This is an optimization exercise on Yosys and OpenROAD, whose aim is small area, not a production implementation.
Only simulation tests tie the RTL to the original design; equivalence was not proved.
The series may have gaps, and a smaller design here may also do less where the tests do not look.

## run.sh

```bash
#!/bin/bash
# synth_recipe.tcl (not shown) runs the flow's synth.tcl, then flattens the netlist and writes it again
# the make line also repeats each setting of config.mk as NAME=value (left out here)
make -C /OpenROAD-flow-scripts/flow DESIGN_CONFIG=/design/flow/config.mk WORK_HOME=/design/flow/orfs CLKGATE_MAP_FILE= SYNTH_SCRIPT=/design/flow/synth_recipe.tcl finish
```

## design.v

```verilog
`timescale 1ns / 1ps
module clockDivider(input clk, rst, output reg clk_out, output tick);
reg [31:0] count; 
parameter n = 20;
always @ (posedge(clk), posedge(rst)) begin 
if (rst == 1'b1)
count <= 32'b0;
else if (count == n-1)
count <= 32'b0;
else
count <= count + 1;
end
always @ (posedge(clk), posedge(rst)) begin
if (rst == 1'b1)
clk_out <= 1'b0;
else if (count == n-1)
  clk_out <= ~clk_out;
else
 clk_out <= clk_out;
end
assign tick = (count == n-1) & ~clk_out;
endmodule
`timescale 1ns / 1ps
module refreshCounter(
input clk,
input rst,
input en,
output reg[1:0] refreshcounter
    );
    always@(posedge clk, posedge rst)
    if (rst)
    refreshcounter <= 2'd0;
    else if (en)
    refreshcounter <= refreshcounter +1; 
endmodule
`timescale 1ns / 1ps
module anodeControl(
input [1:0] refreshcounter,
output reg [3:0] anode
    );
    always @(refreshcounter)
    begin 
    case(refreshcounter)
    2'b00:
      anode= 4'b1110;
    2'b01:
      anode= 4'b1101;
    2'b10:
      anode= 4'b1011;
    2'b11:
      anode= 4'b0111;
      endcase
      end
endmodule
`timescale 1ns / 1ps
module increment(
input clk,
input rst,
input en,
input button,
output reg [3:0]in 
    );
        reg push_f;
       reg push_sync;
       reg push_sync_f;
       wire push_edge;
       always@(posedge clk, posedge rst) begin
       if (rst) begin
           push_f <= 1'b0;
           push_sync <= 1'b0;
       end else if (en) begin
           push_f <= button;
           push_sync <= push_f;    
       end
       end
       always @(posedge clk, posedge rst) begin
       if (rst) begin
           push_sync_f <= 1'b0;
       end else if (en) begin
           push_sync_f <= push_sync;
           end
       end
       assign push_edge = push_sync & ~push_sync_f;
       always @(posedge clk, posedge rst)
       begin
       if(rst)begin
       in<=0;
       end
       else if (en && push_edge)
       begin
          if (in!=9)
          in<=in+1;
          else
          in<=0;
          end
      end
endmodule
module operations(
input clk,
input en,
input [4:0] operation,
input reset,
input [3:0] dig1, dig2, dig3, dig4,
output reg [13:0] result,
output reg  negative_sign,
output reg dot
    );
    reg [7:0] num1, num2;
    always @(posedge clk) begin
      if (en) begin
        if (reset == 1) begin
            num1 <= 0;
            num2 <= 0;
        end
        else begin
            num1 <= (dig1 * 10) + dig2;
            num2 <= (dig3 * 10) + dig4;
        end
      end
    end
    always @(posedge (clk))
     begin
      if (en) begin
        if (reset == 1) begin
            result <= 16'b0;
             negative_sign <= 0;
             dot<=0;
        end
        else if (operation[0] == 1) begin     
            result <= num1 + num2;
             negative_sign <= 0;
             dot<=1;
        end
        else if (operation[1] == 1) begin     
          if (num1==num2) begin
                      result <= 0;
                      negative_sign <= 0;
                      dot<=1;
                  end
            if (num1>num2) begin
                result <= num1 - num2;
                negative_sign <= 0;
                dot<=1;
            end
            if (num2>num1) begin
                result <= num2 - num1;
                negative_sign <=  1;
                dot<=1;
            end
        end
        else if (operation[2] == 1) begin     
            result <= num1 * num2;
             negative_sign <= 0;
             dot<=1;
        end
        else if (operation[3] == 1) begin     
            result <= (num2 == 0) ? 14'd0 : num1 / num2;
             negative_sign <= 0;
            dot<=1;
        end
         else if (operation[4] == 1) begin     
                   result<= (num1 *100) + num2;
                    negative_sign <= 0;
                   dot<=0;
               end
        else
        begin
        result<= (num1 *100) + num2;
        negative_sign <= 0;
        dot<=0;
        end
      end
   end
endmodule
`timescale 1ns / 1ps
module seperate_results(input clk,
input en,
input [13:0] result,
output reg [3:0] final1, final2, final3, final4
    );
    always @(posedge clk) begin
        if (en) begin
        final1<= (result)%10;
        final2<= (result/10)%10;
        final3<= (result/100)%10;
        final4<= (result/1000)%10;
        end
    end
endmodule
module seven_seg(
input clk,
input rst,
input en,
input [3:0] in,
input dot,
output reg [7:0] out
    );
    always @(posedge(clk)) begin
                  if (en) begin
                    case(in)
                        4'b0000:             
                        out[6:0] <= 7'b0000001;    
                        4'b0001:             
                         out[6:0] <= 7'b1001111;
                        4'b0010:             
                         out[6:0] <= 7'b0010010; 
                        4'b0011:             
                         out[6:0] <= 7'b0000110;
                        4'b0100:             
                         out[6:0] <= 7'b1001100;
                        4'b0101:             
                         out[6:0] <= 7'b0100100;
                        4'b0110:             
                         out[6:0] <= 7'b0100000;
                        4'b0111:             
                         out[6:0] <= 7'b0001111;
                        4'b1000:             
                         out[6:0] <= 7'b0000000;
                        4'b1001:             
                         out[6:0] <= 7'b0000100;
                        4'b1010: 
                         out[6:0] <= 7'b1111110;                        
                        default:
                         out[6:0] <= out[6:0];
                    endcase 
                    out[7] <= dot;
                  end
    end
endmodule
`timescale 1ns / 1ps
module BCDcontrol(
input [7:0] digit1,
input [7:0] digit2,
input [7:0] digit3,
input [7:0] digit4,
input [1:0] refreshcounter,
output reg [7:0] outDigit
    );
    always @(*)
        begin 
        case(refreshcounter)
        2'd0:
          outDigit= digit1;
        2'd1:
          outDigit= digit2;
        2'd2:
          outDigit= digit3;
        2'd3:
          outDigit= digit4;
          endcase
          end
endmodule
module topmodule( input clk,
input rst,
output [3:0] anode,
output [7:0] cathode,
input B1, B2, B3, B4,
input [4:0] operation);
wire refreshclock;
wire refreshtick;
wire [1:0] refreshcounter;
wire [3:0] digit1;
wire [3:0] digit2;
wire [3:0] digit3;
wire [3:0] digit4;
wire [7:0] digit1disp;
wire [7:0] digit2disp;
wire [7:0] digit3disp;
wire [7:0] digit4disp;
wire dot;
wire [3:0] final1, final2, final3, final4; 
wire [13:0] result;     
wire negative_sign;                
clockDivider refreshclockGenerator( .clk(clk),.clk_out(refreshclock),.tick(refreshtick),.rst(rst));
refreshCounter counter(.clk(clk),.rst(rst),.en(refreshtick),.refreshcounter(refreshcounter));
anodeControl anodeControl(.refreshcounter(refreshcounter),.anode(anode));
increment case1(.clk(clk), .en(refreshtick), .rst(rst),.button(B1),.in(digit1));
increment case2(.clk(clk), .en(refreshtick), .rst(rst),.button(B2),.in(digit2));
increment case3(.clk(clk), .en(refreshtick), .rst(rst),.button(B3),.in(digit3));
increment case4(.clk(clk), .en(refreshtick), .rst(rst),.button(B4),.in(digit4));
operations operate(.clk(clk), .en(refreshtick),.operation(operation), .reset(rst), .dig1(digit1), .dig2(digit2), .dig3(digit3),.dig4(digit4), .result(result), .negative_sign(negative_sign),.dot(dot));
seperate_results seperate(.clk(clk), .en(refreshtick), .result(result), .final1(final1), .final2(final2), .final3(final3), .final4(final4));
seven_seg display1(.clk(clk), .en(refreshtick),.in(final1),.dot(1'b1),.rst(rst),.out(digit1disp));
seven_seg display2(.clk(clk), .en(refreshtick),.in(final2),.dot(1'b1),.rst(rst),.out(digit2disp));
seven_seg display3(.clk(clk), .en(refreshtick),.in(final3),.dot(dot),.rst(rst),.out(digit3disp));
seven_seg display4(.clk(clk), .en(refreshtick),.in((negative_sign) ? 4'b1010 : final4),.dot(1'b1),.rst(rst),.out(digit4disp)); 
BCDcontrol control(.digit1(digit1disp), .digit2(digit2disp),.digit3(digit3disp), .digit4(digit4disp),.refreshcounter(refreshcounter),.outDigit(cathode));
endmodule
```

## config.mk

```make
export PLATFORM = sky130hd
export DESIGN_NAME = topmodule
export DESIGN_NICKNAME = topmodule
export VERILOG_FILES = /design/flow/design.v
export SDC_FILE = /design/flow/constraint.sdc
export NUM_CORES = 4
export LEC_CHECK = 0
export CAP_MARGIN = 20
export CORE_MARGIN = 2
export CORE_UTILIZATION = 40
export SLEW_MARGIN = 20
```

## constraint.sdc

```tcl
create_clock -name core_clock -period 32.0 [get_ports {clk}]
set_input_delay 6.4000 -clock core_clock [delete_from_list [all_inputs] [get_ports {clk}]]
set_output_delay 6.4000 -clock core_clock [all_outputs]
set_load 0.01 [all_outputs]
```

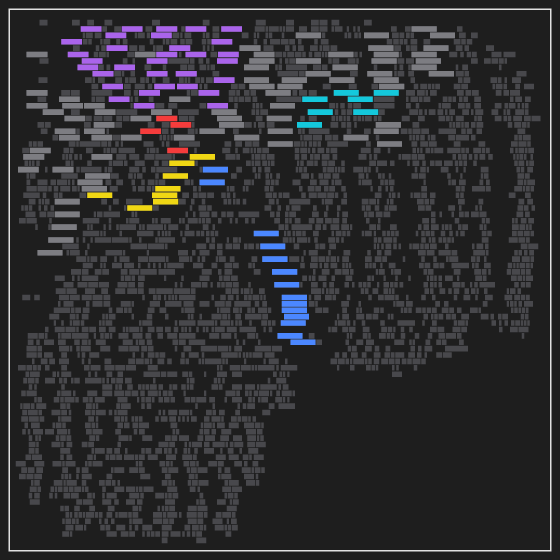
**Above:** run 1 (register map, names as in the netlist).
Other sequential cells in the stronger gray, the rest of the logic in the fainter gray.
| color | netlist name | sequential cells |
|---|---|---|
| purple | refreshclockGenerator.count | 32 |
| yellow | operate.num2 | 8 |
| red | case4.in | 4 |
| cyan | display4.out | 7 |
| blue | operate.result | 14 |
final core occ: 0.432
fraction of area in registers: 0.179

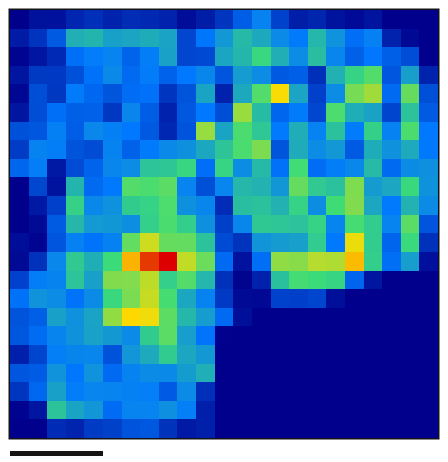
**Above:** run 1 (wire density map).
The bar under the picture is 50 µm long. The die is cut into 23 by 23 equal tiles; dark blue is low, red is high, scaled to the fullest tile. Values are wire area over tile area, all layers added.
tiles over half the peak: 10%
fullest tile: 0.68
nearly empty tiles: 20%
mean over tiles: 0.16
emptiest ninth of the die: bottom right

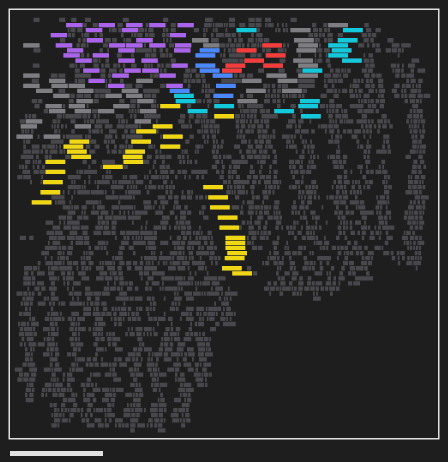
**Above:** run 1 (flops by top-level scope).
The bar under the picture is 50 µm long. Other sequential cells in the stronger gray, the rest of the logic in the fainter gray.
| color | scope | sequential cells |
|---|---|---|
| yellow | operate | 32 |
| red | display2 | 7 |
| purple | refreshclockGenerator | 33 |
| blue | display3 | 8 |
| cyan | seperate | 16 |
die area: 0.0528 mm²
final std cells w/o fill: 3,163

==> results.sh, run 1 <==
export IMPL_synthMuxAreaShare=0.0423
export IMPL_outcome="timing/DRC/antenna clean"
export IMPL_use_met1=0.265
export IMPL_vias_per_cell=5.95
export IMPL_slew_headroom=0.284
export IMPL_synth_simple_area_share=0.213
export IMPL_rsz0062_at_grt="false"
export IMPL_io_buffers=21
export IMPL_crit_start="operate.num1[5]"
export IMPL_ys_async_sr_fraction=0.450
export IMPL_holdCritPathClass="reg -> reg"
export IMPL_synth_edff_count=77
export IMPL_h_tree_depth=4
export IMPL_synth_compound_area_frac=0.248
export IMPL_gr_max_usage_layer="met2"
export IMPL_synth_top_cell_by_area="ha_1"
export IMPL_final_nets=2746
export IMPL_cts_buffer_depth=2
export IMPL_cpPeakStageDelay_ns=0.78
export IMPL_crit_path_end="operate.result[0]"
export IMPL_core_area_mm2=0.0503
export IMPL_rr_startpoint="operate.num1[5]"
export IMPL_hpwl_mm=41.3
export IMPL_synth_top_area_frac=0.130
export IMPL_placed_cell_area_mm2=0.0211
export IMPL_cp_arrival_ns=29.47
export IMPL_drt_iter0_markers=1306
export IMPL_critPathKind="reg -> reg"
export IMPL_synthXorXnorAreaFrac=0.0700
export IMPL_clk_pin_slew_ns=0.06
export IMPL_grt_pass1_wl_mm=90.6
export IMPL_slew_violations=0
export IMPL_finalWirelength_mm=54.9
export IMPL_met2_usage=0.353
export IMPL_finalCritPeriodShare=0.916
export IMPL_synth_top_family_by_area="compound AO/OA/AOI/OAI gates"
export IMPL_cp_slowest_cell="edfxtp_1"
export IMPL_fin_tns_setup_ns=0
export IMPL_synthFlopType="edfxtp_1"
export IMPL_cts_tree="done"
export IMPL_met3_usage=0.0243
export IMPL_yosysSeqAreaShare=0.191
export IMPL_ys_types=109
export IMPL_area_growth_pct=6.63
export IMPL_ys_ff_latch=140
export IMPL_synth_area_per_cell_um2=8.06
export IMPL_seqCellArea_mm2=0.00389
export IMPL_rows=82
export IMPL_path_max_fanout=14
export IMPL_ys_warn_count=8
[run 1: metal layers]
layer	vias to the layer above	routed length (µm)	part of all wire
li1	9243	-	-
met1	9064	24900	0.45
met2	443	26200	0.48
met3	85	2380	0.043
met4	0	1390	0.025
met5	-	0	0
[run 1: state kept, by name, summed over array words and instances, names as in the netlist, 2 cells and up]
name	count
operate.num1	8
case1.in	4
seperate.final4	4
seperate.final2	4
case4.in	4
display4.out	7
display3.out	8
case3.in	4
operate.result	14
refreshclockGenerator.count	32
operate.num2	8
seperate.final1	4
counter.refreshcounter	2
seperate.final3	4
display1.out	7
case2.in	4
display2.out	7
[run 1: cell usage after synthesis (all sizes together), types with 15 or more instances]
cell    instances
nand3          60
o22ai          15
o31ai          32
dfrtp          63
or3            18
fa             46
nor2b          36
a21o           42
a31oi          33
or2            22
mux2           49
clkbuf         81
xnor2         125
nand4          26
mux2i          31
a211oi         35
nor4           24
o21ai         139
xor2           38
inv           155
o21a           74
a21oi         149
nor2          239
nand2         191
ha            212
edfxtp         77
o211ai         22
nand2b         25
nor3          129
and2           25
o21bai         21
buf            39
[run 1: cell type report]
class	count	share of cell area
clock buffers	17	0.0196
inverters	161	0.0280
diodes	1	0.000115
well taps	672	0.0387
multi-input cells	2109	0.710
flip-flops and latches	140	0.179
clock inverters	15	0.00627
repair buffers	48	0.0189
[run 1: worst reg2reg max path, delay by kind of cell, from the launching register on]
family          cells  cell delay, ns
compound gates     82           16.30
fa+ha+maj          14            4.05
buf+inv            10            1.92
flops               1            0.78
mux                 5            1.49
simple gates       24            4.50
[run 1: worst min-delay path by stage]
stage                            to   startpoint  slack (ns)  cells after the start
global placement    display3.out[7]  operate.dot        0.42                      0
floorplan           display3.out[7]  operate.dot        0.40                      0
finish              display3.out[7]  operate.dot        0.43                      0
global route        display3.out[7]  operate.dot        0.46                      0
CTS                 display3.out[7]  operate.dot        0.44                      0
detailed placement  display3.out[7]  operate.dot        0.42                      0
[run 1: cells by family (layout without fill, tap and decap cells)]
logic type | Yosys count | in the layout
and+or+nand+nor | 867 | 867
AOI/OAI and AO/OA | 728 | 728
buffers and inverters | 281 | 241
adders and majority gates | 271 | 271
xor gates and xnor gates | 163 | 163
DFF | 140 | 140
muxes | 80 | 80
other | 0 | 1
[run 1: cells in the final DEF, fill, tap and decap left out, types with 38 or more instances in the layout]
| master | instances |
|---|---|
| a21o_1 | 42 |
| a21oi_1 | 147 |
| dfrtp_1 | 63 |
| edfxtp_1 | 77 |
| fa_1 | 46 |
| ha_1 | 212 |
| inv_1 | 152 |
| mux2_2 | 49 |
| nand2_1 | 190 |
| nand3_1 | 60 |
| nor2_1 | 237 |
| nor3_1 | 118 |
| o21a_1 | 74 |
| o21ai_0 | 129 |
| xnor2_1 | 125 |
| xor2_1 | 38 |
[run 1: through the flow]
stage          hold slack, ns  worst slack (ns)  cells
4_1_cts                 0.438              1.85   3159
3_5_place_dp            0.423              1.91   3127
6_report                0.433              2.69   3163
2_1_floorplan           0.400              5.61   2530
3_3_place_gp            0.421              2.39   3126
5_1_grt                 0.463             0.212   3163
[run 1: timing repair]
item                       CTS  global route
setup buffers                0             3
gates resized for setup      0             3
setup endpoints to repair    0             1
**Run 1: cell sizes after repair**

The bar under the picture is 50 µm long.
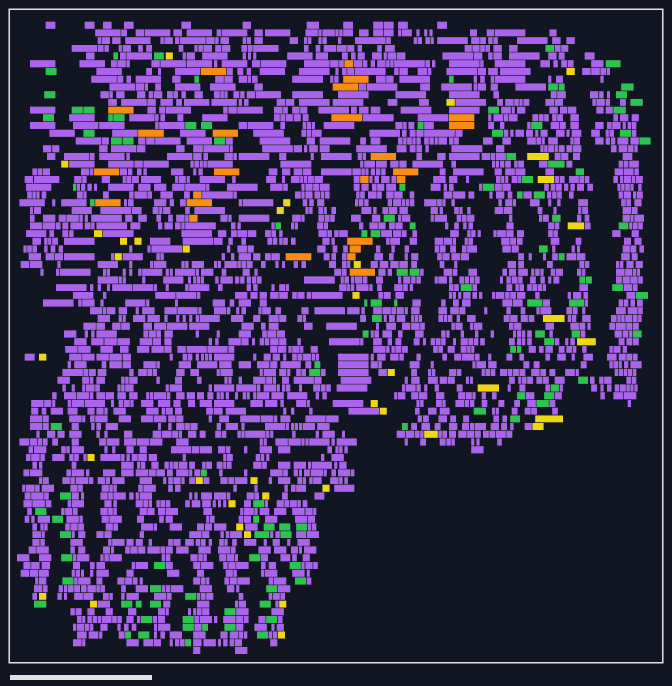

==> run 2: a larger rewrite; changed files in full <==
==> design.v <==
module topmodule( input clk,
input rst,
output [3:0] anode,
output [7:0] cathode,
input B1, B2, B3, B4,
input [4:0] operation);
reg  [3:0] idx;
reg  [1:0] wr;
reg  [1:0] s;
wire [1:0] w = {~wr[1], wr[0]};
wire last = idx[3] & idx[0];
wire tick = last & w[1] & w[0];
always @(posedge clk or posedge rst)
  if (rst) begin
    idx <= 4'd0;
    wr  <= 2'd0;
    s   <= 2'd0;
  end else begin
    idx <= last ? 4'd0 : idx + 4'd1;
    if (last) begin
      wr[0] <= ~wr[0];
      wr[1] <= wr[1] ^ wr[0];
    end
    if (tick) s <= s + 2'd1;
  end
assign anode = (s == 2'd0) ? 4'b1110 :
               (s == 2'd1) ? 4'b1101 :
               (s == 2'd2) ? 4'b1011 : 4'b0111;
reg [3:0] pb0, pb1, e1, e2, e3;
reg [3:0] dg1, dg2, dg3, dg4;
wire [3:0] btn = {B4, B3, B2, B1};
function [3:0] step;
  input [3:0] x;
  input       en;
  step = en ? ((x == 4'd9) ? 4'd0 : x + 4'd1) : x;
endfunction
always @(posedge clk or posedge rst)
  if (rst) begin
    pb0 <= 4'd0; pb1 <= 4'd0;
    e1 <= 4'd0; e2 <= 4'd0; e3 <= 4'd0;
    dg1 <= 4'd0; dg2 <= 4'd0; dg3 <= 4'd0; dg4 <= 4'd0;
  end else if (tick) begin
    pb0 <= btn;
    pb1 <= pb0;
    e1  <= pb0 & ~pb1;
    e2  <= e1;
    e3  <= e2;
    dg1 <= step(dg1, e3[0]);
    dg2 <= step(dg2, e3[1]);
    dg3 <= step(dg3, e3[2]);
    dg4 <= step(dg4, e3[3]);
  end
reg [2:0] opc;
always @(posedge clk)
  if (tick)
    opc <= operation[0] ? 3'd0 : operation[1] ? 3'd1 : operation[2] ? 3'd2 :
           operation[3] ? 3'd3 : 3'd4;
wire op_add = (opc == 3'd0);
wire op_sub = (opc == 3'd1);
wire op_mul = (opc == 3'd2);
wire op_div = (opc == 3'd3);
wire op_non = opc[2];
wire [3:0] a = dg1, b = dg2, c = dg3, d = dg4;
wire gt = {c, d} > {a, b};           
wire [1:0] p = {~s[1], s[0]};        
reg  [11:0] pr;
wire [3:0] P0 = pr[3:0], P1 = pr[7:4], P2 = pr[11:8];
wire st0 = (w == 2'd0) & (idx == 4'd0);
wire st1 = (w == 2'd0) & (idx == 4'd1);
wire ltd = idx < d;
wire ltc = idx < c;
wire cz  = (c == 4'd0);
wire dz  = (d == 4'd0);
reg       act;      
reg       sm;       
reg       tryc;     
reg       inc;      
reg [1:0] ys;       
reg       sh;       
always @* begin
  act = 1'b0; sm = 1'b0; tryc = 1'b0; inc = 1'b0; ys = 2'd0; sh = 1'b0;
  if (op_add) begin
    if (p != 2'd3) begin
      if (st0) begin act = 1'b1; ys = 2'd0; inc = 1'b1; end
      if (st1) begin act = 1'b1; ys = 2'd1; inc = 1'b1; end
    end
    if (w == 2'd2 && idx == 4'd0 && p != 2'd0) sh = 1'b1;
    if (w == 2'd2 && idx == 4'd1 && p[1]) sh = 1'b1;
  end else if (op_sub) begin
    if (!p[1]) begin
      if (st0) begin act = 1'b1; ys = gt ? 2'd1 : 2'd0; end
      if (st1) begin act = 1'b1; ys = gt ? 2'd0 : 2'd1; sm = 1'b1; end
    end
    if (w == 2'd2 && idx == 4'd0 && p[0]) sh = 1'b1;
  end else if (op_mul) begin
    if (w == 2'd0 && ltd) begin act = 1'b1; ys = 2'd0; inc = 1'b1; end
    if (w == 2'd0 && idx == 4'd9 && p != 2'd0) sh = 1'b1;
    if (w == 2'd1 && ltc && p != 2'd0) begin act = 1'b1; ys = 2'd0; inc = 1'b1; end
    if (w == 2'd2 && idx == 4'd0 && p[1]) sh = 1'b1;
    if (w == 2'd2 && idx == 4'd1 && p == 2'd3) sh = 1'b1;
  end else if (op_div) begin
    if (!p[1]) begin
      if (st0) begin act = 1'b1; ys = 2'd0; end
      if (w == 2'd0 && idx != 4'd0 && cz && !dz) begin
        act = 1'b1; ys = 2'd2; sm = 1'b1; tryc = 1'b1; inc = (p == 2'd1);
      end
      if (w == 2'd1 && idx != 4'd9 && !(cz && dz)) begin
        act = 1'b1; ys = 2'd1; sm = 1'b1; tryc = 1'b1; inc = (p == 2'd0);
      end
      if (w == 2'd2 && idx < 4'd2) sh = 1'b1;
    end
  end else begin
    if (st0) begin act = 1'b1; ys = p[1] ? 2'd0 : 2'd1; end
    if (w == 2'd2 && idx == 4'd0 && p[0]) sh = 1'b1;
  end
end
wire [7:0] y  = (ys == 2'd0) ? {a, b} : (ys == 2'd1) ? {c, d} : {d, 4'd0};
function [3:0] nine;
  input [3:0] x;
  nine = 4'd9 - x;
endfunction
wire [3:0] y0 = sm ? nine(y[3:0]) : y[3:0];
wire [3:0] y1 = sm ? nine(y[7:4]) : y[7:4];
function [4:0] bcdadd;
  input [3:0] x, z;
  input       ci;
  reg   [4:0] t;
  begin
    t = x + z + ci;
    bcdadd = (t > 5'd9) ? {1'b1, t[3:0] + 4'd6} : {1'b0, t[3:0]};
  end
endfunction
wire [4:0] s0 = bcdadd(P0, y0, sm);
wire [4:0] s1 = bcdadd(P1, y1, s0[4]);
wire       co = s1[4];
wire       commit = act & (~tryc | co);
always @(posedge clk)
  if (tick)
    pr <= 12'd0;
  else if (sh)
    pr <= {4'd0, P2, P1};
  else if (commit)
    pr <= {(inc & co) ? ((P2 == 4'd9) ? 4'd0 : P2 + 4'd1) : P2, s1[3:0], s0[3:0]};
reg [3:0] nx, cd;
reg       cf;
always @(posedge clk)
  if (tick) begin
    nx <= P0;
    cd <= nx;
    cf <= (s == 2'd2) ? (op_sub & gt) : ~op_non;
  end
reg [6:0] seg;
always @* begin
  if (s == 2'd3 && cf) seg = 7'b1111110;
  else case (cd)
    4'd0: seg = 7'b0000001;
    4'd1: seg = 7'b1001111;
    4'd2: seg = 7'b0010010;
    4'd3: seg = 7'b0000110;
    4'd4: seg = 7'b1001100;
    4'd5: seg = 7'b0100100;
    4'd6: seg = 7'b0100000;
    4'd7: seg = 7'b0001111;
    4'd8: seg = 7'b0000000;
    4'd9: seg = 7'b0000100;
    default: seg = 7'bxxxxxxx;
  endcase
end
assign cathode = {(s == 2'd2) ? cf : 1'b1, seg};
endmodule
==> config.mk <==
export PLATFORM = sky130hd
export DESIGN_NAME = topmodule
export DESIGN_NICKNAME = topmodule
export VERILOG_FILES = /design/flow/design.v
export SDC_FILE = /design/flow/constraint.sdc
export NUM_CORES = 4
export LEC_CHECK = 0
export ABC_AREA = 1
export CAP_MARGIN = 20
export CORE_MARGIN = 2
export CORE_UTILIZATION = 70
export CTS_BUF_LIST = sky130_fd_sc_hd__clkbuf_8
export SLEW_MARGIN = 20
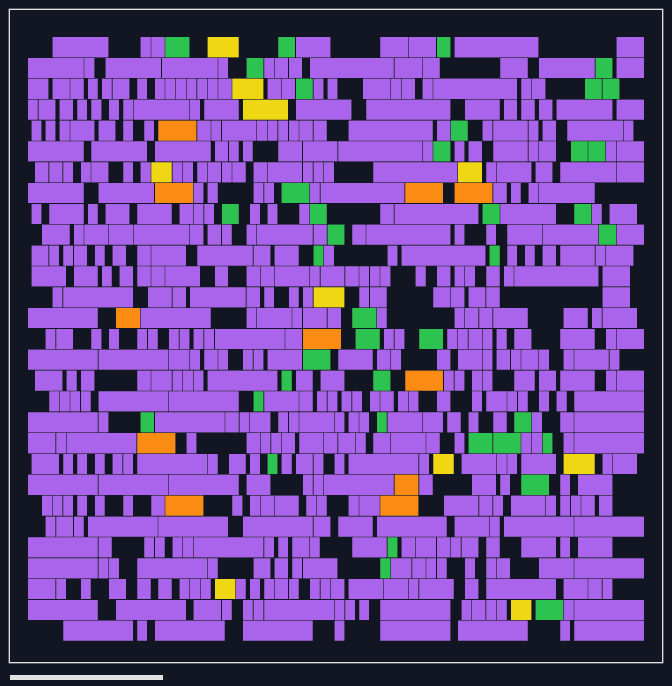
**Above:** run 2 (cell sizes after repair).
The bar under the picture is 20 µm long.
| color | size | cells |
|---|---|---|
| purple | x1 and smaller | 543 |
| orange | x6 and larger | 11 |
| yellow | x3 and x4 | 10 |
| green | x2 | 39 |

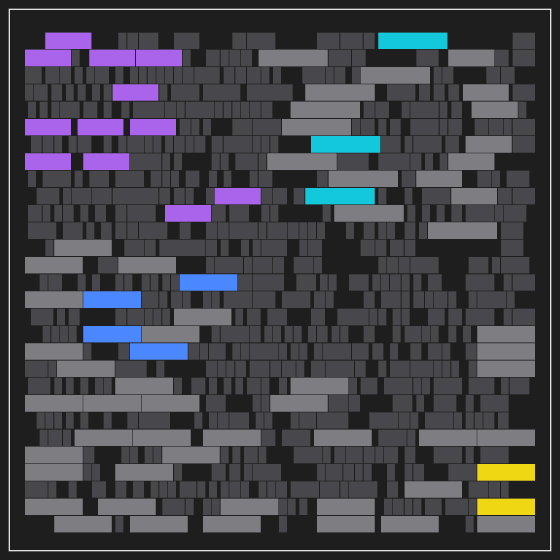
**Above:** run 2 (register map, names as in the netlist).
Other sequential cells in the stronger gray, the rest of the logic in the fainter gray.
| color | netlist name | sequential cells |
|---|---|---|
| yellow | wr | 2 |
| cyan | opc | 3 |
| blue | dg2 | 4 |
| purple | pr | 12 |
not colored: 54

==> results.sh, run 2 <==
export IMPL_synth_area_per_cell_um2=8.06
export IMPL_cpPeakStageDelay_ns=0.48
export IMPL_synth_top_family_by_area="simple AND/OR/NAND/NOR gates"
export IMPL_critPathKind="reg -> out"
export IMPL_drt_iter0_markers=182
export IMPL_h_tree_depth=3
export IMPL_io_buffers=21
export IMPL_fin_tns_setup_ns=0
export IMPL_synth_top_cell_by_area="dfrtp_1"
export IMPL_pre_cts_slack_ns=23.92
export IMPL_ys_async_sr_fraction=0.587
export IMPL_top_register="pr"
export IMPL_clk_pin_slew_ns=0.08
export IMPL_grt_pass1_wl_mm=16.6
export IMPL_netlist_top_cells_count="nand2_1, inv_1, dfrtp_1, ha_1, nor2_1"
export IMPL_slew_violations=0
export IMPL_largest_reg_flops=12
export IMPL_final_common_cell="nand2_1"
export IMPL_rows=29
export IMPL_cts_tree="done"
export IMPL_finalCritPeriodShare=0.264
export IMPL_rsz0062_at_grt="false"
export IMPL_post_cts_buffers=0
export IMPL_ys_warn_count=1
export IMPL_cp_slowest_cell="clkdlybuf4s50_1"
export IMPL_timing_final_ws_setup_ns=23.54
export IMPL_synth_compound_area_frac=0.120
export IMPL_ys_ff_latch=75
export IMPL_final_core_util=0.800
export IMPL_final_nets=655
export IMPL_slew_headroom=0.489
export IMPL_hpwl_mm=7.08
export IMPL_cp_arrival_ns=2.06
export IMPL_synthFlopType="dfrtp_1"
export IMPL_synth_simple_area_share=0.233
export IMPL_core_area_mm2=0.00635
export IMPL_outcome="timing/DRC/antenna clean"
export IMPL_synth_edff_count=12
export IMPL_finalWirelength_mm=9.59
## run 2: cell types whose count changed in the layout (fill, tap and decap cells not counted), sizes merged, moves of 43 or more
cell / previous run / this run
a21oi: 149 / 30
edfxtp: 77 / 12
fa: 46 / 3
ha: 212 / 43
inv: 162 / 94
mux2: 49 / 0
nand2: 191 / 142
nor2: 239 / 37
nor3: 129 / 9
o21a: 74 / 1
o21ai: 139 / 30
xnor2: 125 / 5
## run 2: cells by family after synthesis
kind of cell    Yosys count
compound gates           92
flops                    75
xor+xnor                 16
fa+ha+maj                46
mux                       2
buf+inv                 100
simple gates            240
## run 2: final cells by class
| class | instances | area [µm²] |
|---|---|---|
| Multi-Input combinational cell | 396 | 2390 |
| Fill cell | 449 | 1270 |
| Clock inverter | 7 | 51.3 |
| Tap cell | 77 | 96.3 |
| Inverter | 93 | 349 |
| Sequential cell | 75 | 1840 |
| Timing Repair Buffer | 23 | 225 |
| Clock buffer | 9 | 124 |
## run 2: path summary, 6_finish.rpt
check / from / end / slack, ns / cells after the start
setup / recovery: s[0] / cathode[7] / 23.54 / 5
hold / removal: nx[1] / cd[1] / 0.46 / 0
setup reg to reg: idx[1] / pr[2] / 24.91 / 40
hold reg to reg: nx[1] / cd[1] / 0.46 / 0
max in group asynchronous: rst / e3[1] / 25.14 / 3
min in group asynchronous: rst / e3[0] / 6.49 / 3
## run 2: stage by stage
stage	hold slack (ns)	cells	instance area (µm²)
2_1_floorplan	0.421	571	4600
3_3_place_gp	0.433	664	4900
3_5_place_dp	0.445	664	4900
4_1_cts	0.465	680	5080
5_1_grt	0.474	680	5080
6_report	0.461	680	5080
## run 2: worst max-delay path, delay by kind of cell, from the launching register on
kind                     cells  cell delay, ns
buffers and inverters        3            0.75
flip-flops                   1            0.44
AND/OR/NAND/NOR              1            0.29
adder cells (fa/ha/maj)      1            0.23
## run 2: metal layers
metal / part of all wire / GRT usage
met1: 0.44 / 0.363
met2: 0.51 / 0.499
met3: 0.035 / 0.0409
met4: 0.022 / 0.117
met5: 0 / 0
**Run 2: wire density map**

The bar under the picture is 20 µm long. The die is cut into 17 by 17 equal tiles; dark blue is low, red is high, scaled to the fullest tile. Values are wire area over tile area, all layers added.
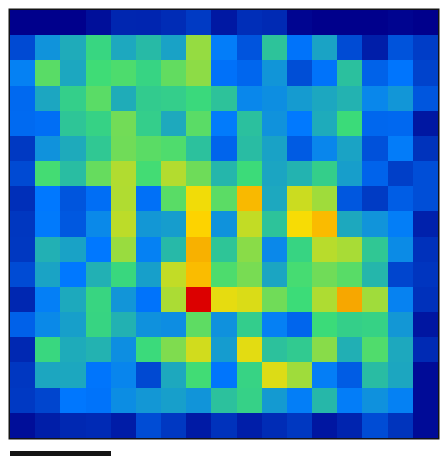

==> run 2 -> run 3 <==
--- a/config.mk
+++ b/config.mk
@@ -8,6 +8,5 @@
 export ABC_AREA = 1
 export CAP_MARGIN = 20
 export CORE_MARGIN = 2
-export CORE_UTILIZATION = 70
-export CTS_BUF_LIST = sky130_fd_sc_hd__clkbuf_8
+export CORE_UTILIZATION = 40
 export SLEW_MARGIN = 20
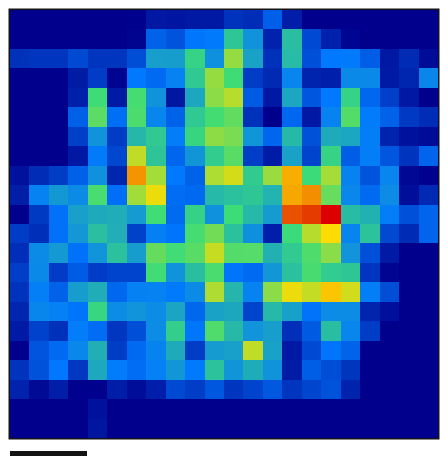
**Above:** run 3 (wire density map).
The bar under the picture is 20 µm long. The die is cut into 22 by 22 equal tiles; dark blue is low, red is high, scaled to the fullest tile. Values are wire area over tile area, all layers added.
nearly empty tiles: 24%
emptiest ninth of the die: bottom right
fullest tile: 0.54
tiles over half the peak: 12%
mean over tiles: 0.12

==> results.sh, run 3 <==
export IMPL_fin_tns_setup_ns=0
export IMPL_path_max_fanout=5
export IMPL_synth_edff_count=12
export IMPL_top_register="pr"
export IMPL_ys_warn_count=1
export IMPL_syn_num_nets=628
export IMPL_ys_async_sr_fraction=0.587
export IMPL_cts_buffer_depth=2
export IMPL_yosysSeqAreaShare=0.400
export IMPL_start_kind="flop"
export IMPL_slew_violations=0
export IMPL_final_common_cell="nand2_1"
export IMPL_post_cts_buffers=0
export IMPL_synth_area_per_cell_um2=8.06
export IMPL_io_buffers=21
export IMPL_final_nets=655
export IMPL_h_tree_depth=3
export IMPL_synth_top_area_frac=0.239
export IMPL_via_count=3740
export IMPL_core_area_mm2=0.0113
export IMPL_synthFlopType="dfrtp_1"
export IMPL_netlist_top_cells_count="nand2_1, inv_1, dfrtp_1, ha_1, nor2_1"
export IMPL_place_gp_congestion=0.843
export IMPL_rows=39
export IMPL_clk_pin_slew_ns=0.06
export IMPL_period_needed_ns=8.42
export IMPL_cp_arrival_ns=2.02
export IMPL_slew_headroom=0.435
export IMPL_placed_cell_area_mm2=0.00499
export IMPL_holdCritPathClass="reg -> reg"
export IMPL_vias_per_cell=5.01
export IMPL_cp_num_buf_inv=3
export IMPL_skew_ns=0.00607
export IMPL_layout_common_cells="nand2_1, inv_1, dfrtp_1, ha_1, nor2_1"
export IMPL_cts_resized=0
export IMPL_ys_ff_latch=75
export IMPL_synth_top_cell_by_area="dfrtp_1"
export IMPL_final_core_util=0.468
export IMPL_antenna_cells=0
export IMPL_drt_iter0_markers=152
export IMPL_outcome="timing/DRC/antenna clean"
export IMPL_ys_types=45
export IMPL_finalWirelength_mm=9.47
export IMPL_fp_dieArea_mm2=0.0124
export IMPL_hpwl_mm=6.91
export IMPL_rsz0062_at_grt="false"
export IMPL_critPathKind="reg -> out"
export IMPL_cts_tree="done"
export IMPL_synth_most_common_cell="nand2_1"
export IMPL_grt_pass1_wl_mm=16.6
export IMPL_largest_reg_flops=12
export IMPL_finalCritPeriodShare=0.263
export IMPL_fillCellCount=1126
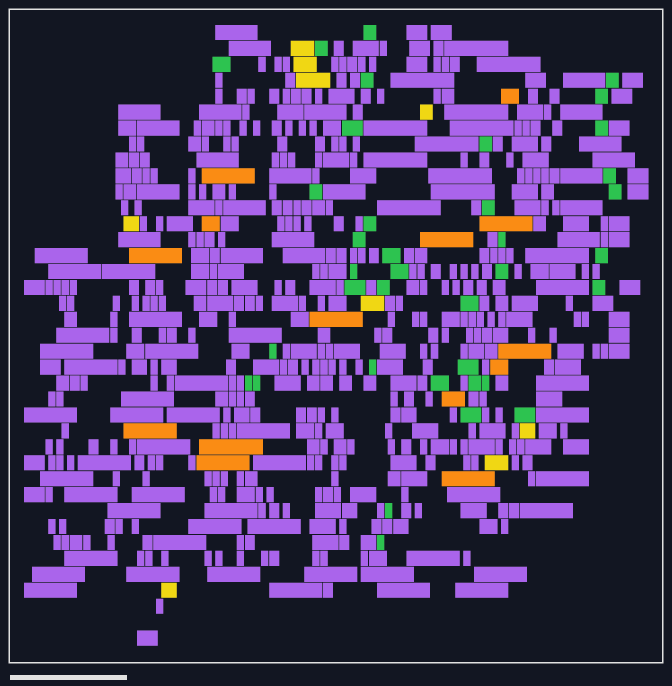
**Above:** run 3 (cell sizes after repair).
The bar under the picture is 20 µm long.
| color | size | cells |
|---|---|---|
| yellow | x3 and x4 | 9 |
| purple | x1 and smaller | 543 |
| green | x2 | 37 |
| orange | x6 and larger | 14 |
Non-clk bufs: 23
final setup margin: 23.58 ns
area grow syn2layout: 15.0%
design area: 0.00529 mm²

-- run 3: cell count changes in the layout (fill, tap and decap cells not counted), sizes merged --
cell	previous run	this run
clkinvlp	2	1
bufinv	0	1
inv	94	96
clkinv	4	2
-- run 3: path summary, 6_finish.rpt --
kind	end	slack, ns	from	cells past startpoint
max	cathode[7]	23.58	s[0]	5
min	cd[0]	0.45	nx[0]	0
max reg2reg	pr[3]	24.91	idx[1]	40
min reg2reg	cd[0]	0.45	nx[0]	0
max in group asynchronous	s[0]	25.12	rst	3
min in group asynchronous	pb1[2]	6.50	rst	3
-- run 3: cell families (layout without fill, tap and decap cells) --
| group | after synthesis | count (layout) | synth area share |
|---|---|---|---|
| flip-flops | 75 | 75 | 0.400 |
| multiplexers | 2 | 2 | 0.00435 |
| adder cells (fa/ha/maj) | 46 | 46 | 0.130 |
| XOR/XNOR | 16 | 16 | 0.0304 |
| AND/OR/NAND/NOR | 240 | 240 | 0.233 |
| AO/OA/AOI/OAI | 92 | 92 | 0.120 |
| buffers and inverters | 100 | 132 | 0.0815 |
-- run 3: cell type report --
type	instances	area (µm²)	share of cell area
sequential	75	1840	0.348
inverter	93	349	0.0660
timing repair buffer	23	225	0.0426
multi-input combinational	396	2390	0.452
clock inverter	7	81.3	0.0154
clock buffer	9	225	0.0426
tap	143	179	0.0338
-- run 3: stage by stage --
stage	hold slack, ns	worst slack (ns)	instances
after global routing	0.459	23.49	746
after global placement	0.433	23.95	730
after floorplan	0.421	24.53	571
after detailed placement	0.434	23.95	730
final	0.452	23.58	746
after CTS	0.446	23.57	746
-- run 3: worst reg2reg max path: cells and delay by family, from the launching register on --
kind | cells | cell delay, ns
fa+ha+maj | 7 | 2.22
flops | 1 | 0.46
compound gates | 9 | 1.41
xor+xnor | 2 | 0.69
buf+inv | 8 | 0.77
simple gates | 14 | 1.46
-- run 3: layer usage --
metal	up-vias	routed length, µm	track usage
met5	-	0	0
met4	0	172	0.0642
met3	13	388	0.0344
met2	68	4670	0.288
met1	1750	4240	0.197
li1	1909	-	-

==> notes/layouts.md <==
Pictures saved along the way, in no particular order.

Clock wiring as the flow saved it.
shot_01.png
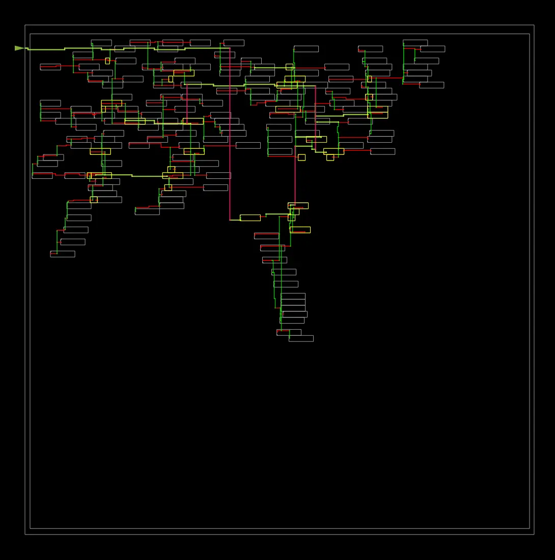
shot_02.png
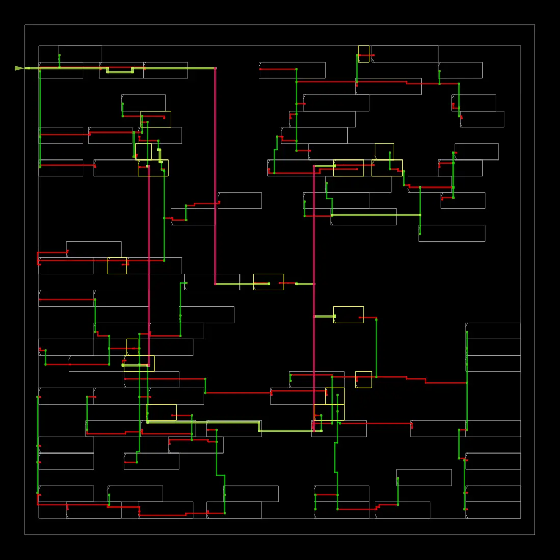
shot_03.png
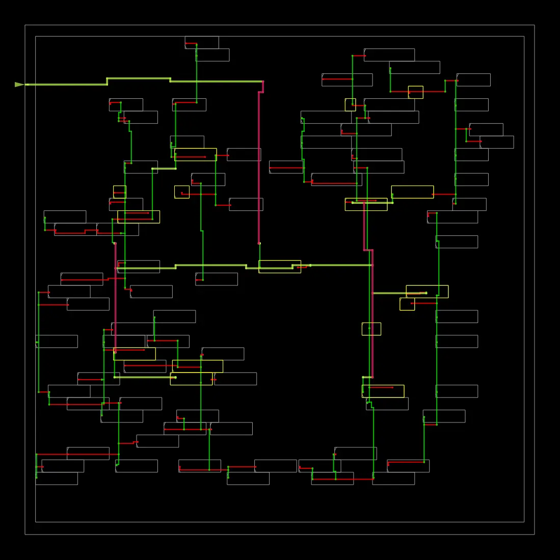
shot_01.png -> run 1
shot_03.png -> run 3
shot_02.png -> run 2

-- static timing again, ports no longer ideal --
In the flow no input, the clock included, has a driving cell. The finished layouts below were timed again as built, in two steps. Step 1: set_driving_cell puts a clkbuf_16 on clk and a buf_2 on each other input, an assumption about the parent block. Step 2 times the ports against the registers' clock, not the clock port: input delays grow and output delays shrink by t, the midpoint of the rising clock arrivals with the driver on. a / b / c = ideal ports / drivers / drivers and shift; a / b = the first two.
run	t (ns)	slack for setup (ns)	latest minus earliest clock arrival (ns)	slew at the worst register clock pin (ns)	worst slew at a driven data input, ns
run 1	0.474	2.687 / 2.687 / 2.687	0.013 / 0.013	0.07 / 0.07	0.07
run 2	0.382	23.537 / 23.504 / 23.886	0.012 / 0.011	0.09 / 0.09	0.03
run 3	0.373	23.579 / 23.541 / 23.915	0.007 / 0.007	0.06 / 0.06	0.03
After both steps setup and hold are still met in every run listed.
